Context: an optimization exercise on an open-source flow, tuned for small area and a short achievable clock period. The choices shown serve that exercise and are no tape-out recipe. Only simulation tests tie the RTL to the original design; equivalence was not proved. Not every run is shown, and edits may drop behaviour that the tests do not exercise.

## flow/design.v in outline (module list and top-level ports)
// module nfp_add_single: 793 lines
// module nfp_mul_single: 283 lines
// module bmul24x24: 986 lines
// module bmul34x24: 1356 lines
// module smul23x20: 724 lines
// module tanh_p1: 1035 lines
// module tanh_p2: 367 lines
// module RNN_MAC: 47 lines
// module RNN_Activation: 35 lines
// module RNN_Node: 41 lines
module RNN_Node
          (clk,
           reset,
           clk_enable,
           W,
           h_t_1,
           U,
           x_t,
           V,
           ce_out,
           y_t,
           h_t);
  // ...
==> flow/run.sh <==
#!/bin/bash
# synth_recipe.tcl (not shown) runs the flow's synth.tcl, then flattens the netlist and writes it again
# the make line also repeats each setting of config.mk as NAME=value (left out here)
make -C /OpenROAD-flow-scripts/flow DESIGN_CONFIG=/design/flow/config.mk WORK_HOME=/design/flow/orfs CLKGATE_MAP_FILE= SYNTH_SCRIPT=/design/flow/synth_recipe.tcl finish
==> flow/config.mk <==
export PLATFORM = sky130hd
export DESIGN_NAME = RNN_Node
export DESIGN_NICKNAME = RNN_Node
export VERILOG_FILES = /design/flow/design.v
export SDC_FILE = /design/flow/constraint.sdc
export NUM_CORES = 4
export LEC_CHECK = 0
export ABC_AREA = 1
export CAP_MARGIN = 20
export CORE_MARGIN = 2
export CORE_UTILIZATION = 40
export SLEW_MARGIN = 20
==> flow/constraint.sdc <==
create_clock -name core_clock -period 360.0 [get_ports {clk}]
set_input_delay 72.0000 -clock core_clock [delete_from_list [all_inputs] [get_ports {clk}]]
set_output_delay 72.0000 -clock core_clock [all_outputs]
set_load 0.01 [all_outputs]
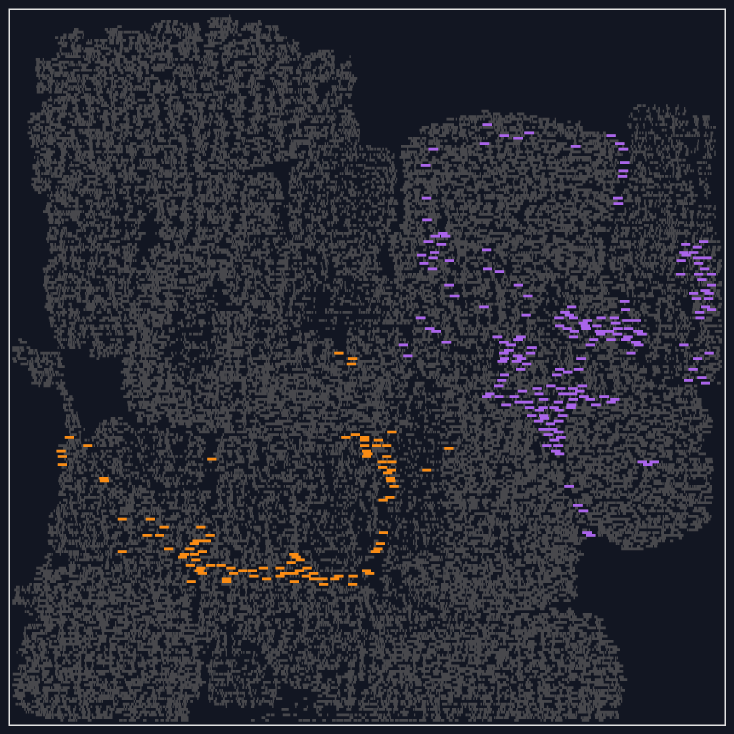
run_1/hierarchy.png
Drawn at 1 px/um. Other cells in gray.
| color | scope | flops |
|---|---|---|
| orange | u_RNN_MAC | 96 |
| purple | u_RNN_Activation | 195 |
Finished Layout Cells: 36533
post-layout util: 0.421
die area: 510000 um2

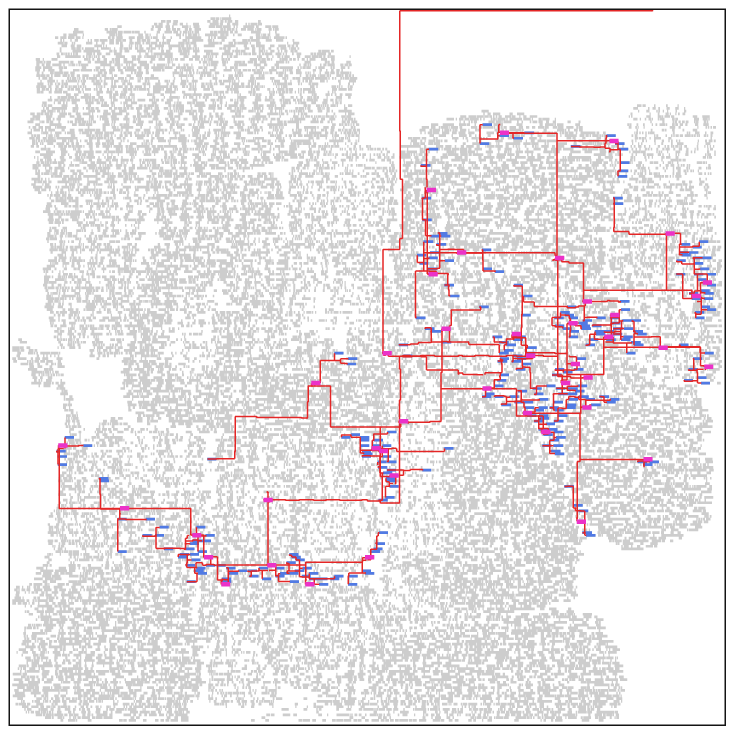
run_1/clock_map.png
Drawn at 1 px/um.
[red] clock wires | length: 7850 um
[magenta] cells driving clock nets | count: 42
[blue] flip-flops | count: 291
routed clock nets: 43
worst-skew pair later-pin latency: 0.76 ns
Worst Skew: 0.0649 ns

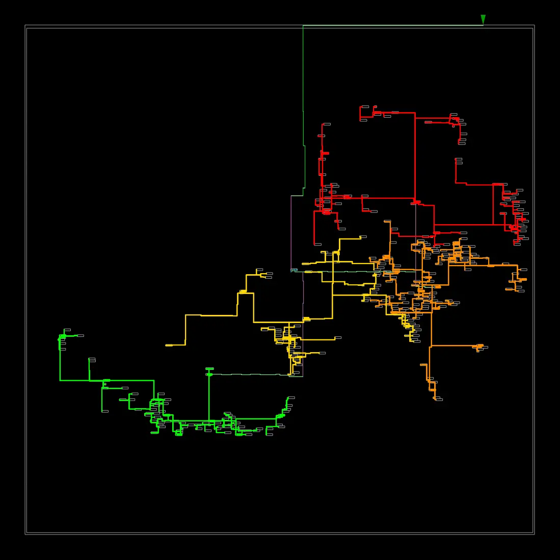
run_1/cts_layout.png
H-tree lvl count: 2
CTS Sinks: 291
Root Buffer Master: clkbuf_16
num sequential: 291

==> results.toml, run 1 <==
[die]
core-area_um2 = 502000
start_util = 0.402
die_h_um = 714
die_width_um = 714
ios = 228
core.rowCount = 260

[clock_network]
cts_hold_buf = 0
tritoncts = "done"
cts_buffers = 42
cts_post_setup_buffers_inserted = 0
cts_max_path_buffers = 3
cts_resized = 0
path_clk_slew_ns = 0.07

[sta]
hold_viol = 0
worstMarginPinSlew_ns = 1.22
drv_slew = 0
setup_tns_ns = 0
setup_viol = 0
fmax_mhz = 6.89
rsz0062_at_grt = "false"
min_period_ns = 145.07
fin_crit_sh = 0.403
slew_headroom = 0.182

[run_status]
status = "complete, no violations"

[detailed_routing]
wl_um = 771000
route.detailed.drc = 0
drt_pre_antenna_iters = 9
vias = 204829
antenna_left = 0
drtIter0Drc = 19968
vias_per_cell = 5.61

[finish]
regArea_um2 = 7400
areaGrowthSynthToFinish_pct = 4.57
fill_cells = 53091
nets = 33749
layout-drive-gt1-share = 0.0479
largest_reg_flops = 163
multi_input_area_um2 = 170000

[grt]
grt_pass1_wl_um = 1180000
antenna_found_initial = 38
grt_max_degree = 164
grt_pass1_vias = 195438
globalRouteTotalUtil = 0.292
grt.overflow.total = 0

[synthesis]
synth.area.top_cells = "fa_1 20%, nand2_1 12%, ha_1 11%"
synth_edf_count = 0
yosys_warnings = 2
syn-instance-count = 30467
syn_avg_cell_area_um2 = 6.63
ys_seq_area_frac = 0.0366
synth.distinct_cells = 112
synthTopCellsByCount = "6470 x nand2_1, 4487 x inv_1, 2819 x o21ai_0"
synth_top_cell_area_share = 0.196
synthesis.area_um2 = 202000
synth-seq-cells = 291
synthFlopType = "dfrtp_1"
async_reset_ff_frac = 1.00
yosysMostFrequentCell = "nand2_1"
yosys.area.top_type = "fa_1"

[critical_path]
crit_arrival_ns = 73.07
critical_path.slowest_cell = "clkdlybuf4s50_1"
path_cells = "buf_8, clkdlybuf4s50_1"
r2r_cells = 686
cp_max_fo = 85
worstPathRequired_ns = 288.00
path_class = "input pin to output port"
cpLargestDelayFamily = "buffers and inverters"
worst-path-stages = 2
critPathCaptureType = "output port"
reg2reg_slack_ns = 230.53
critical_path_buf_inv_count = 2

[worst_hold_path]
hold_path_depth = 2
min_path_type = "flip-flop to flip-flop"

[flow_run]
cap_violations = 0

[placement]
gp_congestion = 1.05
dpl.cell_count = 36429
portBuffers = 227
dp_hpwl_um = 618000
-- run 1: layer usage --
layer	track usage	vias up	share of wire
li1	-	98064	-
met1	0.398	97039	0.44
met5	0	-	0.00021
met2	0.461	8163	0.44
met3	0.0446	1539	0.080
met4	0.120	24	0.048
-- run 1: logic make-up after synthesis --
logic type / after synthesis / synth area share
mux: 68 / 0.00338
simple gates: 10866 / 0.228
xor+xnor: 2590 / 0.113
flops: 291 / 0.0366
other cells: 1 / 0.0000186
compound gates: 6784 / 0.190
buf+inv: 6074 / 0.121
fa+ha+maj: 3793 / 0.308
-- run 1: worst min-delay path, stage by stage (launching register included) --
cell and delay [ns]:
dfstp_2 0.37, nand2_1 0.05, nand2_1 0.05
-- run 1: area by class of cell --
cell class | instances | share of cell area
clock buffers | 48 | 0.00513
diodes | 25 | 0.000296
well taps | 6681 | 0.0396
clock inverters | 30 | 0.00188
flip-flops and latches | 291 | 0.0351
repair buffers | 683 | 0.0273
multi-input cells | 24103 | 0.808
inverters | 4672 | 0.0832
-- run 1: cell usage in the layout, fill, tap and decap left out, types with 42 or more instances in the layout --
cell                n
clkdlybuf4s50_1   226
dfrtp_1           197
o211ai_1          191
nand3b_1           50
nand3_2            53
o21ai_0          2795
o21ai_2            91
nor2_2             78
nand2_1          6467
clkbuf_16          42
o21ai_1           227
fa_1             1974
nand4_1           320
a21o_1             67
nor3_1            215
clkinv_1           64
xor2_1           2141
or2_2             154
o31ai_1            77
a21oi_1          1566
inv_1            4484
ha_1             1819
a31oi_1           180
o21a_1             76
nand3_1          1436
mux2i_1            66
a211oi_1           46
nand2_2           164
nor2_1           1663
dfstp_2            93
nor4_1            107
inv_2             115
xnor2_1           431
o22ai_1          1095
o21bai_1          104
buf_4             452
-- run 1: stage by stage --
step	cell area (um2)	hold slack [ns]	setup slack [ns]
floorplan	202000	0.444	215.88
global placement	210000	0.455	214.93
detailed placement	210000	0.455	214.94
CTS	211000	0.465	214.94
global route	211000	0.484	214.87
finish	211000	0.466	214.93
==> run 2, diff against run 1 <==
--- a/flow/design.v
+++ b/flow/design.v
@@ -2062,3 +2062,13 @@
   wire [47:0] r1 = {w977, w975, w973, w971, w969, w967, w965, w963, w961, w959, w957, w955, w953, w951, w949, w947, w945, w943, w941, w939, w937, w935, w933, w931, w929, w927, w925, w923, w921, w919, w917, w915, w913, w911, w909, w907, w905, w903, w901, w899, w897, w895, w893, w891, w889, w887, 1'b0, w3};
-  assign p = r0 + r1;
+  wire [24:0] rc;
+  assign rc[0] = 1'b0;
+  genvar gi;
+  generate for (gi = 0; gi < 24; gi = gi + 1) begin : rca
+    assign p[gi] = r0[gi] ^ r1[gi] ^ rc[gi];
+    if (gi < 23) begin : c
+      assign rc[gi+1] = (r0[gi] & r1[gi]) | (rc[gi] & (r0[gi] ^ r1[gi]));
+    end
+  end endgenerate
+  wire hc = (r0[23] & r1[23]) | (rc[23] & (r0[23] ^ r1[23]));
+  assign p[47:24] = r0[47:24] + r1[47:24] + hc;
 endmodule
@@ -4147,3 +4157,3 @@
   input  [31:0] c_in;
-  output [189:0] c_out;
+  output [135:0] c_out;
   wire signed [35:0] Add1_out1;
@@ -4228,2 +4238,3 @@
   wire signed [14:0] Constant1_out1;
+  wire [22:0] Constant1_out1_3;
   wire [13:0] Constant2_out1;
@@ -4235,2 +4246,3 @@
   wire Constant_out1_1;
+  wire [7:0] Constant_out1_10;
   wire [1:0] Constant_out1_2;
@@ -4285,4 +4297,7 @@
   wire Logical_Operator1_out1;
+  wire Logical_Operator1_out1_14;
+  wire Logical_Operator2_out1_12;
   wire Logical_Operator3_out1;
   wire Logical_Operator4_out1;
+  wire Logical_Operator_out1;
   wire Logical_Operator_out1_1;
@@ -4304,2 +4319,3 @@
   wire signed [7:0] Switch1_out1_1;
+  wire [22:0] Switch1_out1_16;
   wire signed [35:0] Switch2_out1;
@@ -4315,2 +4331,3 @@
   wire signed [14:0] Switch_out1_1;
+  wire [7:0] Switch_out1_17;
   wire signed [7:0] Switch_out1_2;
@@ -4322,3 +4339,8 @@
   wire [7:0] aExponent;
+  wire aExponent_cfType_Exponent_I_1_out1;
+  wire aExponent_cfType_Exponent_I_2_out1;
+  wire aExponent_cfType_Exponent_I_out1;
   wire [22:0] aMantissa;
+  wire aMantissa_0_out1;
+  wire aSign;
   wire signed [19:0] alpha0_33333_out1;
@@ -4567,2 +4589,3 @@
   wire [36:0] srt_rr;
+  wire [36:0] srt_rrm;
   wire [36:0] srt_s0;
@@ -4632,4 +4655,8 @@
   assign nfp_in = c_in[31:0];
+  assign aSign = nfp_in[31];
   assign aExponent = nfp_in[30:23];
   assign aMantissa = nfp_in[22:0];
+  assign aExponent_cfType_Exponent_I_1_out1 = aExponent < 8'b01110011;
+  assign aExponent_cfType_Exponent_I_2_out1 = aExponent > 8'b10000010;
+  assign Logical_Operator_out1 = aExponent_cfType_Exponent_I_1_out1 | aExponent_cfType_Exponent_I_2_out1;
   assign alpha127_6_out1 = aExponent < 8'b01111001;
@@ -5006,2 +5033,12 @@
   assign Bit_Slice_out1_17 = Switch_out1_3[32:9];
+  assign aExponent_cfType_Exponent_I_out1 = aExponent == 8'b11111111;
+  assign aMantissa_0_out1 = aMantissa != 23'b00000000000000000000000;
+  assign Logical_Operator2_out1_12 = aExponent_cfType_Exponent_I_out1 & aMantissa_0_out1;
+  assign Logical_Operator1_out1_14 = Logical_Operator2_out1_12 | aExponent_cfType_Exponent_I_1_out1;
+  assign Constant_out1_10 = 8'b01111111;
+  assign Switch_out1_17 = (Logical_Operator1_out1_14 == 1'b0 ? Constant_out1_10 :
+              aExponent);
+  assign Constant1_out1_3 = 23'b00000000000000000000000;
+  assign Switch1_out1_16 = (Logical_Operator1_out1_14 == 1'b0 ? Constant1_out1_3 :
+              aMantissa);
   assign srt_s0 = Switch_out1_4;
@@ -5165,2 +5202,3 @@
   assign srt_rr = srt_s14 + srt_c14;
+  assign srt_rrm = Logical_Operator_out1 ? {6'b0, Switch_out1_17, Switch1_out1_16} : (alpha127_6_out1 ? {5'b0, aExponent, Bit_Slice_out1_17} : srt_rr);
   bmul34x24 u_mul_log2e (.a(Switch_out1), .b(reinterpretcast_mant_cor_nume_out1), .p(tmp1_1_66096404753625392914_mul_temp));
@@ -5168,16 +5206,16 @@
   smul23x20 u_mul_y (.a(tmp1_0_69314717873930931_out1), .b(Data_Type_Conversion1_out1), .p(tmp2_y_mul_temp));
-  assign c_out[36:0] = srt_rr;
+  assign c_out[36:0] = srt_rrm;
   assign c_out[60:37] = srt_p14;
   assign c_out[84:61] = srt_m14;
-  assign c_out[116:85] = nfp_in;
-  assign c_out[117:117] = alpha127_6_out1;
-  assign c_out[118:118] = Logical_Operator_out1_1;
-  assign c_out[155:119] = Data_Type_Conversion1_out1_1;
-  assign c_out[163:156] = DTC_out1;
-  assign c_out[164:164] = Bit_Slice_out1_3;
-  assign c_out[188:165] = Bit_Slice_out1_17;
-  assign c_out[189:189] = Bit_Slice_out1_1;
+  assign c_out[85:85] = alpha127_6_out1;
+  assign c_out[86:86] = aSign;
+  assign c_out[87:87] = Logical_Operator_out1_1;
+  assign c_out[88:88] = Logical_Operator_out1;
+  assign c_out[125:89] = Data_Type_Conversion1_out1_1;
+  assign c_out[133:126] = DTC_out1;
+  assign c_out[134:134] = Bit_Slice_out1_3;
+  assign c_out[135:135] = Bit_Slice_out1_1;
 endmodule
 module tanh_p2 (c_in, c_out);
-  input  [189:0] c_in;
+  input  [135:0] c_in;
   output [31:0] c_out;
@@ -5193,3 +5231,2 @@
   wire [23:0] Bit_Slice_out1_16;
-  wire [23:0] Bit_Slice_out1_17;
   wire Bit_Slice_out1_3;
@@ -5198,4 +5235,2 @@
   wire [7:0] Constant1_out1_2;
-  wire [22:0] Constant1_out1_3;
-  wire [7:0] Constant_out1_10;
   wire [7:0] DTC_out1;
@@ -5204,4 +5239,2 @@
   wire Logical_Operator1_out1_13;
-  wire Logical_Operator1_out1_14;
-  wire Logical_Operator2_out1_12;
   wire Logical_Operator_out1;
@@ -5215,11 +5248,3 @@
   wire [7:0] Switch1_out1_15;
-  wire [22:0] Switch1_out1_16;
   wire [7:0] Switch_out1_16;
-  wire [7:0] Switch_out1_17;
-  wire [7:0] aExponent;
-  wire aExponent_cfType_Exponent_I_1_out1;
-  wire aExponent_cfType_Exponent_I_2_out1;
-  wire aExponent_cfType_Exponent_I_out1;
-  wire [22:0] aMantissa;
-  wire aMantissa_0_out1;
   wire aSign;
@@ -5239,3 +5264,6 @@
   wire [7:0] if_sticky_3_out1;
-  wire [31:0] nfp_in;
+  wire [7:0] mg_aexp;
+  wire [23:0] mg_bs17;
+  wire [7:0] mg_sexp;
+  wire [22:0] mg_smant;
   wire [31:0] nfp_out;
@@ -5326,3 +5354,3 @@
   wire [36:0] srt_r;
-  wire [36:0] srt_rr;
+  wire [36:0] srt_rrm;
   wire [36:0] srt_s15;
@@ -5358,19 +5386,13 @@
   wire [36:0] srt_z;
-  assign srt_rr = c_in[36:0];
+  assign srt_rrm = c_in[36:0];
   assign srt_p14 = c_in[60:37];
   assign srt_m14 = c_in[84:61];
-  assign nfp_in = c_in[116:85];
-  assign alpha127_6_out1 = c_in[117:117];
-  assign Logical_Operator_out1_1 = c_in[118:118];
-  assign Data_Type_Conversion1_out1_1 = c_in[155:119];
-  assign DTC_out1 = c_in[163:156];
-  assign Bit_Slice_out1_3 = c_in[164:164];
-  assign Bit_Slice_out1_17 = c_in[188:165];
-  assign Bit_Slice_out1_1 = c_in[189:189];
-  assign aSign = nfp_in[31];
-  assign aExponent = nfp_in[30:23];
-  assign aMantissa = nfp_in[22:0];
-  assign aExponent_cfType_Exponent_I_1_out1 = aExponent < 8'b01110011;
-  assign aExponent_cfType_Exponent_I_2_out1 = aExponent > 8'b10000010;
-  assign Logical_Operator_out1 = aExponent_cfType_Exponent_I_1_out1 | aExponent_cfType_Exponent_I_2_out1;
+  assign alpha127_6_out1 = c_in[85:85];
+  assign aSign = c_in[86:86];
+  assign Logical_Operator_out1_1 = c_in[87:87];
+  assign Logical_Operator_out1 = c_in[88:88];
+  assign Data_Type_Conversion1_out1_1 = c_in[125:89];
+  assign DTC_out1 = c_in[133:126];
+  assign Bit_Slice_out1_3 = c_in[134:134];
+  assign Bit_Slice_out1_1 = c_in[135:135];
   assign alpha0_out1 = 1'b0;
@@ -5379,3 +5401,3 @@
   assign Switch1_out1_13 = (alpha127_6_out1 == 1'b0 ? Bit_Slice_out1_16 :
-              Bit_Slice_out1_17);
+              mg_bs17);
   assign Bit_Concat_out1_25 = {alpha0_out1, Switch1_out1_13};
@@ -5396,3 +5418,3 @@
   assign if_sticky_3_out1 = (alpha127_6_out1 == 1'b0 ? alpha127_out1 :
-              aExponent);
+              mg_aexp);
   assign Add3_out1 = if_sticky_3_out1 - DTC_out1;
@@ -5412,11 +5434,4 @@
               Exp_cast_1_like_Exp_out1);
-  assign aExponent_cfType_Exponent_I_out1 = aExponent == 8'b11111111;
-  assign aMantissa_0_out1 = aMantissa != 23'b00000000000000000000000;
-  assign Logical_Operator2_out1_12 = aExponent_cfType_Exponent_I_out1 & aMantissa_0_out1;
-  assign Logical_Operator1_out1_14 = Logical_Operator2_out1_12 | aExponent_cfType_Exponent_I_1_out1;
-  assign Constant_out1_10 = 8'b01111111;
-  assign Switch_out1_17 = (Logical_Operator1_out1_14 == 1'b0 ? Constant_out1_10 :
-              aExponent);
   assign if_aExponent_cfType_Exponent_out1 = (Logical_Operator_out1 == 1'b0 ? if_bitget_Mant_tmp_Mant_tmp_Wor_out1 :
-              Switch_out1_17);
+              mg_sexp);
   assign BitSlice3_out1 = if_bitget_Mant_tmp_1_0_out1[23:1];
@@ -5425,7 +5440,4 @@
               C_out1_1);
-  assign Constant1_out1_3 = 23'b00000000000000000000000;
-  assign Switch1_out1_16 = (Logical_Operator1_out1_14 == 1'b0 ? Constant1_out1_3 :
-              aMantissa);
   assign if_aExponent_cfType_Exponent_1_out1 = (Logical_Operator_out1 == 1'b0 ? if_bitget_Mant_tmp_Mant_tmp_Wor_1_out1 :
-              Switch1_out1_16);
+              mg_smant);
   assign nfp_out_pack = {aSign, if_aExponent_cfType_Exponent_out1, if_aExponent_cfType_Exponent_1_out1};
@@ -5433,3 +5445,7 @@
   assign srt_z = 37'b0;
-  assign srt_y15 = srt_rr[35:32] + srt_z[35:32];
+  assign mg_bs17 = srt_rrm[23:0];
+  assign mg_aexp = srt_rrm[31:24];
+  assign mg_sexp = srt_rrm[30:23];
+  assign mg_smant = srt_rrm[22:0];
+  assign srt_y15 = srt_rrm[35:32] + srt_z[35:32];
   assign srt_qp15 = ~srt_y15[3];
@@ -5437,3 +5453,3 @@
   assign srt_x15 = ({37{srt_qp15}} & Data_Type_Conversion1_out1_1) | ({37{srt_qm15}} & ~Data_Type_Conversion1_out1_1);
-  assign srt_a15 = {srt_rr[35:0], 1'b0};
+  assign srt_a15 = {srt_rrm[35:0], 1'b0};
   assign srt_b15 = {srt_z[35:0], 1'b0};
@@ -5611,5 +5627,5 @@
   output  [31:0] h_t;   
-  reg [189:0] t_mid;
+  reg [135:0] t_mid;
   reg [31:0] V_r;   
-  wire [189:0] t_mid_next;
+  wire [135:0] t_mid_next;
   tanh_p1 u_tanh_1 (.c_in(t_in), .c_out(t_mid_next));
@@ -5618,3 +5634,3 @@
       if (reset == 1'b1) begin
-        t_mid <= 190'h1fffffe01effffffffa00000000000001fff8001ffff0001;
+        t_mid <= 136'h007bffffffff2000001fff800000000000;
         V_r <= 32'h00000000;
==> results.toml, run 2 <==
[critical_path]
critPathCaptureType = "output port"
worstPathRequired_ns = 288.00
cpLargestDelayFamily = "buffers and inverters"
worst-path-stages = 2
r2r_cells = 743
reg2reg_slack_ns = 226.16
path_class = "input pin to output port"
path_cells = "clkbuf_8, clkdlybuf4s50_1"
start_kind = "input pin"
slowest_delay_ns = 0.67
critical_path.slowest_cell = "clkdlybuf4s50_1"
cp_max_fo = 99
crit_arrival_ns = 73.22
critical_path_buf_inv_count = 2

[die]
ios = 228
die_h_um = 707
core.rowCount = 258
start_util = 0.401
die_width_um = 707
core-area_um2 = 493000
die_area_um2 = 500000

[finish]
final_core_util = 0.422
largest_reg_flops = 109
layout_common_cells = "6257 x nand2_1, 4482 x inv_1, 2804 x o21ai_0, 2162 x xor2_1, 2022 x fa_1"
design_area_um2 = 208000
layout-drive-gt1-share = 0.0436
nets = 33463
areaGrowthSynthToFinish_pct = 5.09
final_common_cell = "nand2_1"

[clock_network]
cts_resized = 0
htreeDepth = 2
cts_post_setup_buffers_inserted = 0
path_clk_slew_ns = 0.06
cts_hold_buf = 0
tritoncts = "done"
cts_max_path_buffers = 3
clockRootBuffer = "clkbuf_16"

[synthesis]
synthesis.area_um2 = 198000
yosys.area.top_type = "fa_1"
synth.area.top_cells = "fa_1 20%, nand2_1 12%, ha_1 11%"
yosysMostFrequentCell = "nand2_1"
synthTopCellsByCount = "6262 x nand2_1, 4486 x inv_1, 2821 x o21ai_0"
syn_avg_cell_area_um2 = 6.57
synth.distinct_cells = 99
synth-seq-cells = 237
async_reset_ff_frac = 1.00
synth_top_cell_area_share = 0.205
syn-instance-count = 30094
synthFlopType = "dfrtp_1"
yosys_warnings = 2
synth_edf_count = 0
ys_seq_area_frac = 0.0303

[flow_run]
cap_violations = 0

[placement]
portBuffers = 227
gp_congestion = 0.994
dp_hpwl_um = 610000
place_area_um2 = 207000

[grt]
grt_max_degree = 115
antenna_found_initial = 19
globalRouteTotalUtil = 0.295
grt_pass1_vias = 195133
grt_pass1_wl_um = 1170000
grt.overflow.total = 0

[detailed_routing]
antenna_left = 0
wl_um = 758000
wl_per_cell_um = 21.0
drtIter0Drc = 19169
route.detailed.drc = 0
vias = 202581
vias_per_cell = 5.62
drt_pre_antenna_iters = 8

[sta]
holdWs_ns = 0.484
setup_tns_ns = 0
fin_crit_sh = 0.403
worstMarginPinSlew_ns = 1.18
fmax_mhz = 6.89
min_period_ns = 145.22
drv_slew = 0
setup_viol = 0
hold_viol = 0
slew_headroom = 0.208
rsz0062_at_grt = "false"

[worst_hold_path]
hold_path_depth = 2
min_path_type = "flip-flop to flip-flop"

[run_status]
status = "complete, no violations"
run 2: layer usage:
layer	up-vias	share of wire	track usage	routed length (um)
li1	96886	-	-	-
met1	96079	0.44	0.414	337000
met2	8184	0.42	0.453	322000
met3	1420	0.091	0.0554	68900
met4	12	0.040	0.0995	30200
met5	-	0.00013	0	98
run 2: cell families (layout without fill, tap and decap cells):
kind of cell / after synthesis / count (layout) / synth area share
adders and majority gates: 3795 / 3795 / 0.317
DFF: 237 / 237 / 0.0303
buffers and inverters: 6079 / 5516 / 0.120
and+or+nand+nor: 10593 / 10593 / 0.224
AOI/OAI and AO/OA: 6743 / 6743 / 0.191
xor gates and xnor gates: 2575 / 2575 / 0.114
other: 1 / 13 / 0.0000190
muxes: 71 / 71 / 0.00361
run 2: area by class of cell:
cell class	count	area [um2]
timing repair buffer	780	6500
antenna	11	27.5
inverter	4672	17600
multi-input combinational	23779	169000
clock inverter	22	268
sequential	237	6000
tap	6500	8130
clock buffer	42	912
fill	52550	285000
run 2: worst register-to-register path: cells and delay by family (launching register included):
| family | cells | cell delay [ns] |
|---|---|---|
| buffers and inverters | 125 | 20.03 |
| adders and majority gates | 65 | 25.88 |
| DFF | 1 | 0.48 |
| AOI/OAI and AO/OA | 179 | 33.78 |
| xor gates and xnor gates | 23 | 5.52 |
| and+or+nand+nor | 351 | 48.07 |
run 2: through the flow:
step,setup slack (ns),std cells
after floorplan,215.88,30095
after global placement,214.76,35960
after detailed placement,214.77,35962
after CTS,214.76,36026
after global routing,213.08,36033
final,214.78,36043
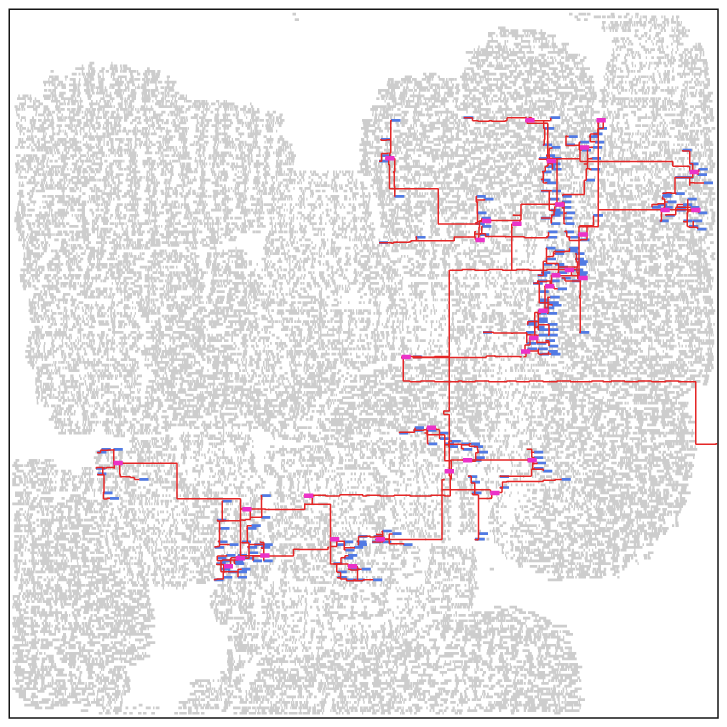
run_2/clock_map.png
Drawn at 1 px/um.
[magenta] cells driving clock nets | count: 35
[red] clock wires | length: 5920 um
[blue] flip-flops | count: 237
routed clock nets: 36
Worst Skew: 0.0671 ns
worst-skew pair later-pin latency: 0.69 ns

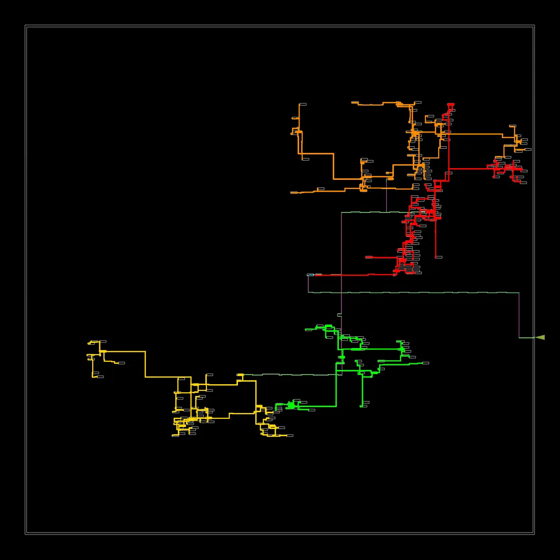
run_2/cts_layout.png
num sequential: 237
CTS Sinks: 237
CTS Buf Count: 35

run_2/final_placement.png
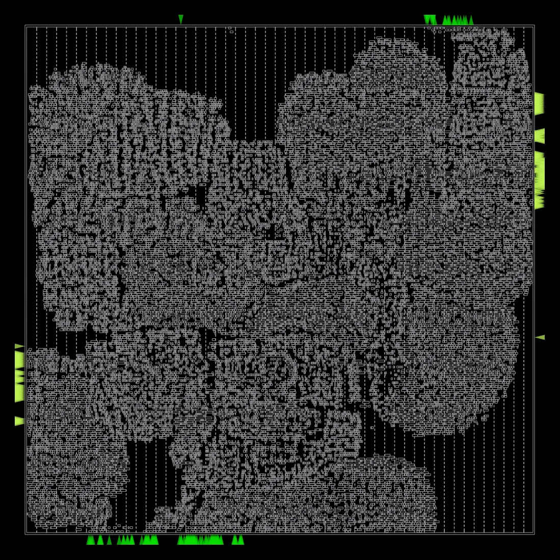

## Run 3: large edit since run 2, in outline
flow/design.v: 5689 -> 6443 lines; modules unchanged: 5
  bmul34x24: edited, 1356 -> 1366 lines
  smul23x20a: new, 734 lines
  smul23x20b: new, 734 lines
  tanh_p1: edited, 1063 -> 1019 lines
  tanh_p2: edited, 345 -> 389 lines
  RNN_Activation: edited, 35 -> 35 lines
  removed: smul23x20
==> module RNN_Activation as of run 3 <==
module RNN_Activation
          (clk,
           reset,
           clk_enable,
           t_in,
           V,
           y_t,
           h_t);
  input   clk;
  input   reset;
  input   clk_enable;
  input   [31:0] t_in;
  input   [31:0] V;   
  output  [31:0] y_t;   
  output  [31:0] h_t;   
  reg [135:0] t_mid;
  reg [31:0] V_r;   
  wire [135:0] t_mid_next;
  tanh_p1 u_tanh_1 (.c_in(t_in), .c_out(t_mid_next));
  always @(posedge clk or posedge reset)
    begin : mid_process
      if (reset == 1'b1) begin
        t_mid <= 136'h007bffffffff2000001ffe000000000000;
        V_r <= 32'h00000000;
      end
      else begin
        if (clk_enable) begin
          t_mid <= t_mid_next;
          V_r <= V;
        end
      end
    end
  tanh_p2 u_tanh_2 (.c_in(t_mid), .c_out(h_t));
  nfp_add_single u_add_V (.nfp_in1(h_t), .nfp_in2(V_r), .nfp_out(y_t));
endmodule   
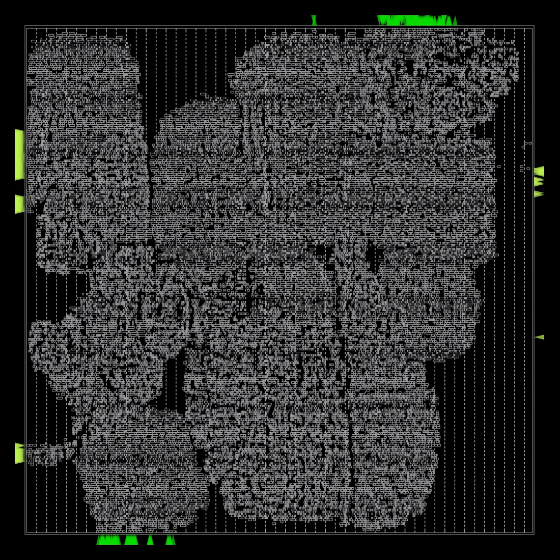
run_3/final_placement.png
# rows: 257
tap cells: 6475
Core Box Area: 490000 um2

==> results.toml, run 3 <==
[detailed_routing]
vias_per_cell = 5.57
drt_pre_antenna_iters = 7
wl_um = 708000
drtIter0Drc = 17132
antenna_left = 0
wl_per_cell_um = 20.1

[critical_path]
cpLargestDelayFamily = "buffers and inverters"
critPathCaptureType = "output port"
start_kind = "input pin"
path_cells = "clkbuf_8, clkdlybuf4s50_1"
reg2reg_slack_ns = 233.01
critical_path_buf_inv_count = 2
slowest_delay_ns = 0.63
crit_arrival_ns = 72.99
worst-path-stages = 2
worstPathRequired_ns = 288.00

[finish]
nets = 32683
areaGrowthSynthToFinish_pct = 4.35
largest_reg_flops = 105
layout_common_cells = "5949 x nand2_1, 4357 x inv_1, 2680 x o21ai_0, 2121 x xor2_1, 2031 x fa_1"
layout-drive-gt1-share = 0.0498
final_core_util = 0.419
fin_cells = 35237
final_common_cell = "nand2_1"

[synthesis]
async_reset_ff_frac = 1.00
synth.area.mux_share = 0.00422
synth_xor_area_frac = 0.115
synth.distinct_cells = 112
synthTopCellsByCount = "5955 x nand2_1, 4362 x inv_1, 2686 x o21ai_0"
synth_top_cell_area_share = 0.206
ys_seq_area_frac = 0.0299
synthFlopType = "dfrtp_1"
synth_top_family_by_area = "adder cells"
synth_edf_count = 0
syn_avg_cell_area_um2 = 6.69
yosysMostFrequentCell = "nand2_1"
syn-instance-count = 29443
synth_compound_area_frac = 0.188
synth.area.top_cells = "fa_1 21%, nand2_1 11%, ha_1 11%"
synth-seq-cells = 233
yosys.area.top_type = "fa_1"
synthesis.area_um2 = 197000

[worst_hold_path]
hold_path_depth = 2
min_path_type = "flip-flop to flip-flop"

[die]
die_width_um = 706
die_h_um = 706
die_area_um2 = 498000

[sta]
drv_slew = 0
fmax_mhz = 6.90
worstMarginPinSlew_ns = 1.22
hold_viol = 0
min_period_ns = 144.99
setup_tns_ns = 0
skew_ns = 0.0448
fin_crit_sh = 0.403

[run_status]
status = "complete, no violations"

[placement]
gp_congestion = 0.977
portBuffers = 227

[clock_network]
clk_latency_ns = 0.68
htreeDepth = 2
tritoncts = "done"

[grt]
grt_pass1_wl_um = 1100000
grt_pass1_vias = 190380
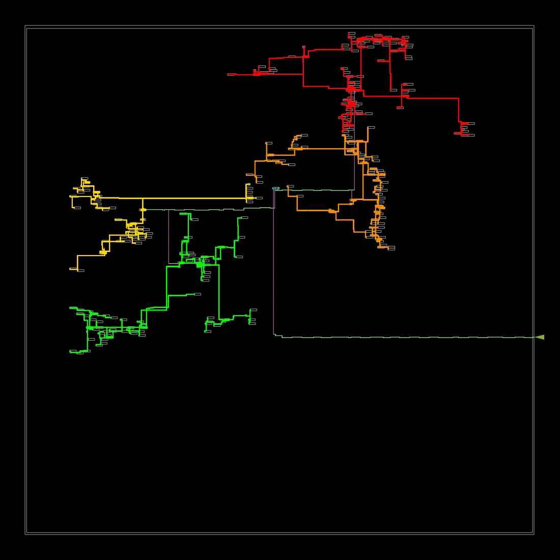
run_3/cts_layout.png
num sequential: 233
CTS Buf Count: 37
CTS Sinks: 233

run 3: layout make-up:
class	instances	area [um2]
Fill cell	52009	285000
Multi-Input combinational cell	23210	167000
Inverter	4576	17200
Tap cell	6475	8100
Sequential cell	233	5890
Timing Repair Buffer	669	5670
Clock buffer	46	1000
Clock inverter	21	263
Antenna cell	7	17.5
run 3: kinds of logic after synthesis:
kind of cell / count (synthesis)
simple gates: 10201
other cells: 1
buf+inv: 6001
mux: 83
compound gates: 6559
fa+ha+maj: 3793
flops: 233
xor+xnor: 2572
run 3: metrics by stage:
| stage | setup slack [ns] | hold slack [ns] | instance area [um2] |
|---|---|---|---|
| finish | 215.01 | 0.485 | 206000 |
| global route | 214.96 | 0.506 | 206000 |
| CTS | 214.98 | 0.487 | 205000 |
| detailed placement | 214.98 | 0.473 | 204000 |
| global placement | 214.98 | 0.467 | 204000 |
| floorplan | 215.88 | 0.449 | 197000 |
run 3: metal layers:
metal	wire [um]	GRT usage	vias up
li1	-	-	94444
met2	316000	0.449	7386
met4	31800	0.107	10
met3	52900	0.0373	1440
met5	73	0	-
met1	307000	0.370	93031

## what the ideal ports hide
Ports are ideal in the flow. The routed layouts listed here were re-timed in OpenROAD.
Step 1, drivers: a clkbuf_16 drives clk and a buf_2 each remaining input, both assumed.
Step 2 times the ports against the registers' clock, not the clock port: input delays grow and output delays shrink by t, the midpoint of the rising clock arrivals with the driver on.
a / b / c = ideal / step 1 / step 2; a / b = the first two.
run	shift t [ns]	slack for setup (ns)	worst setup path at the end	worst register clock-pin slew, ns
run 1	0.824	214.932 / 214.879 / 214.879	input to output	0.09 / 0.09
run 2	0.744	214.783 / 214.745 / 214.745	input to output	0.08 / 0.08
run 3	0.785	215.006 / 214.971 / 214.971	input to output	0.07 / 0.07
After both steps setup and hold are still met in every run listed. For run 1, which loses most, drivers alone change the setup slack by -0.053 ns; drivers and shift together by -0.053 ns.
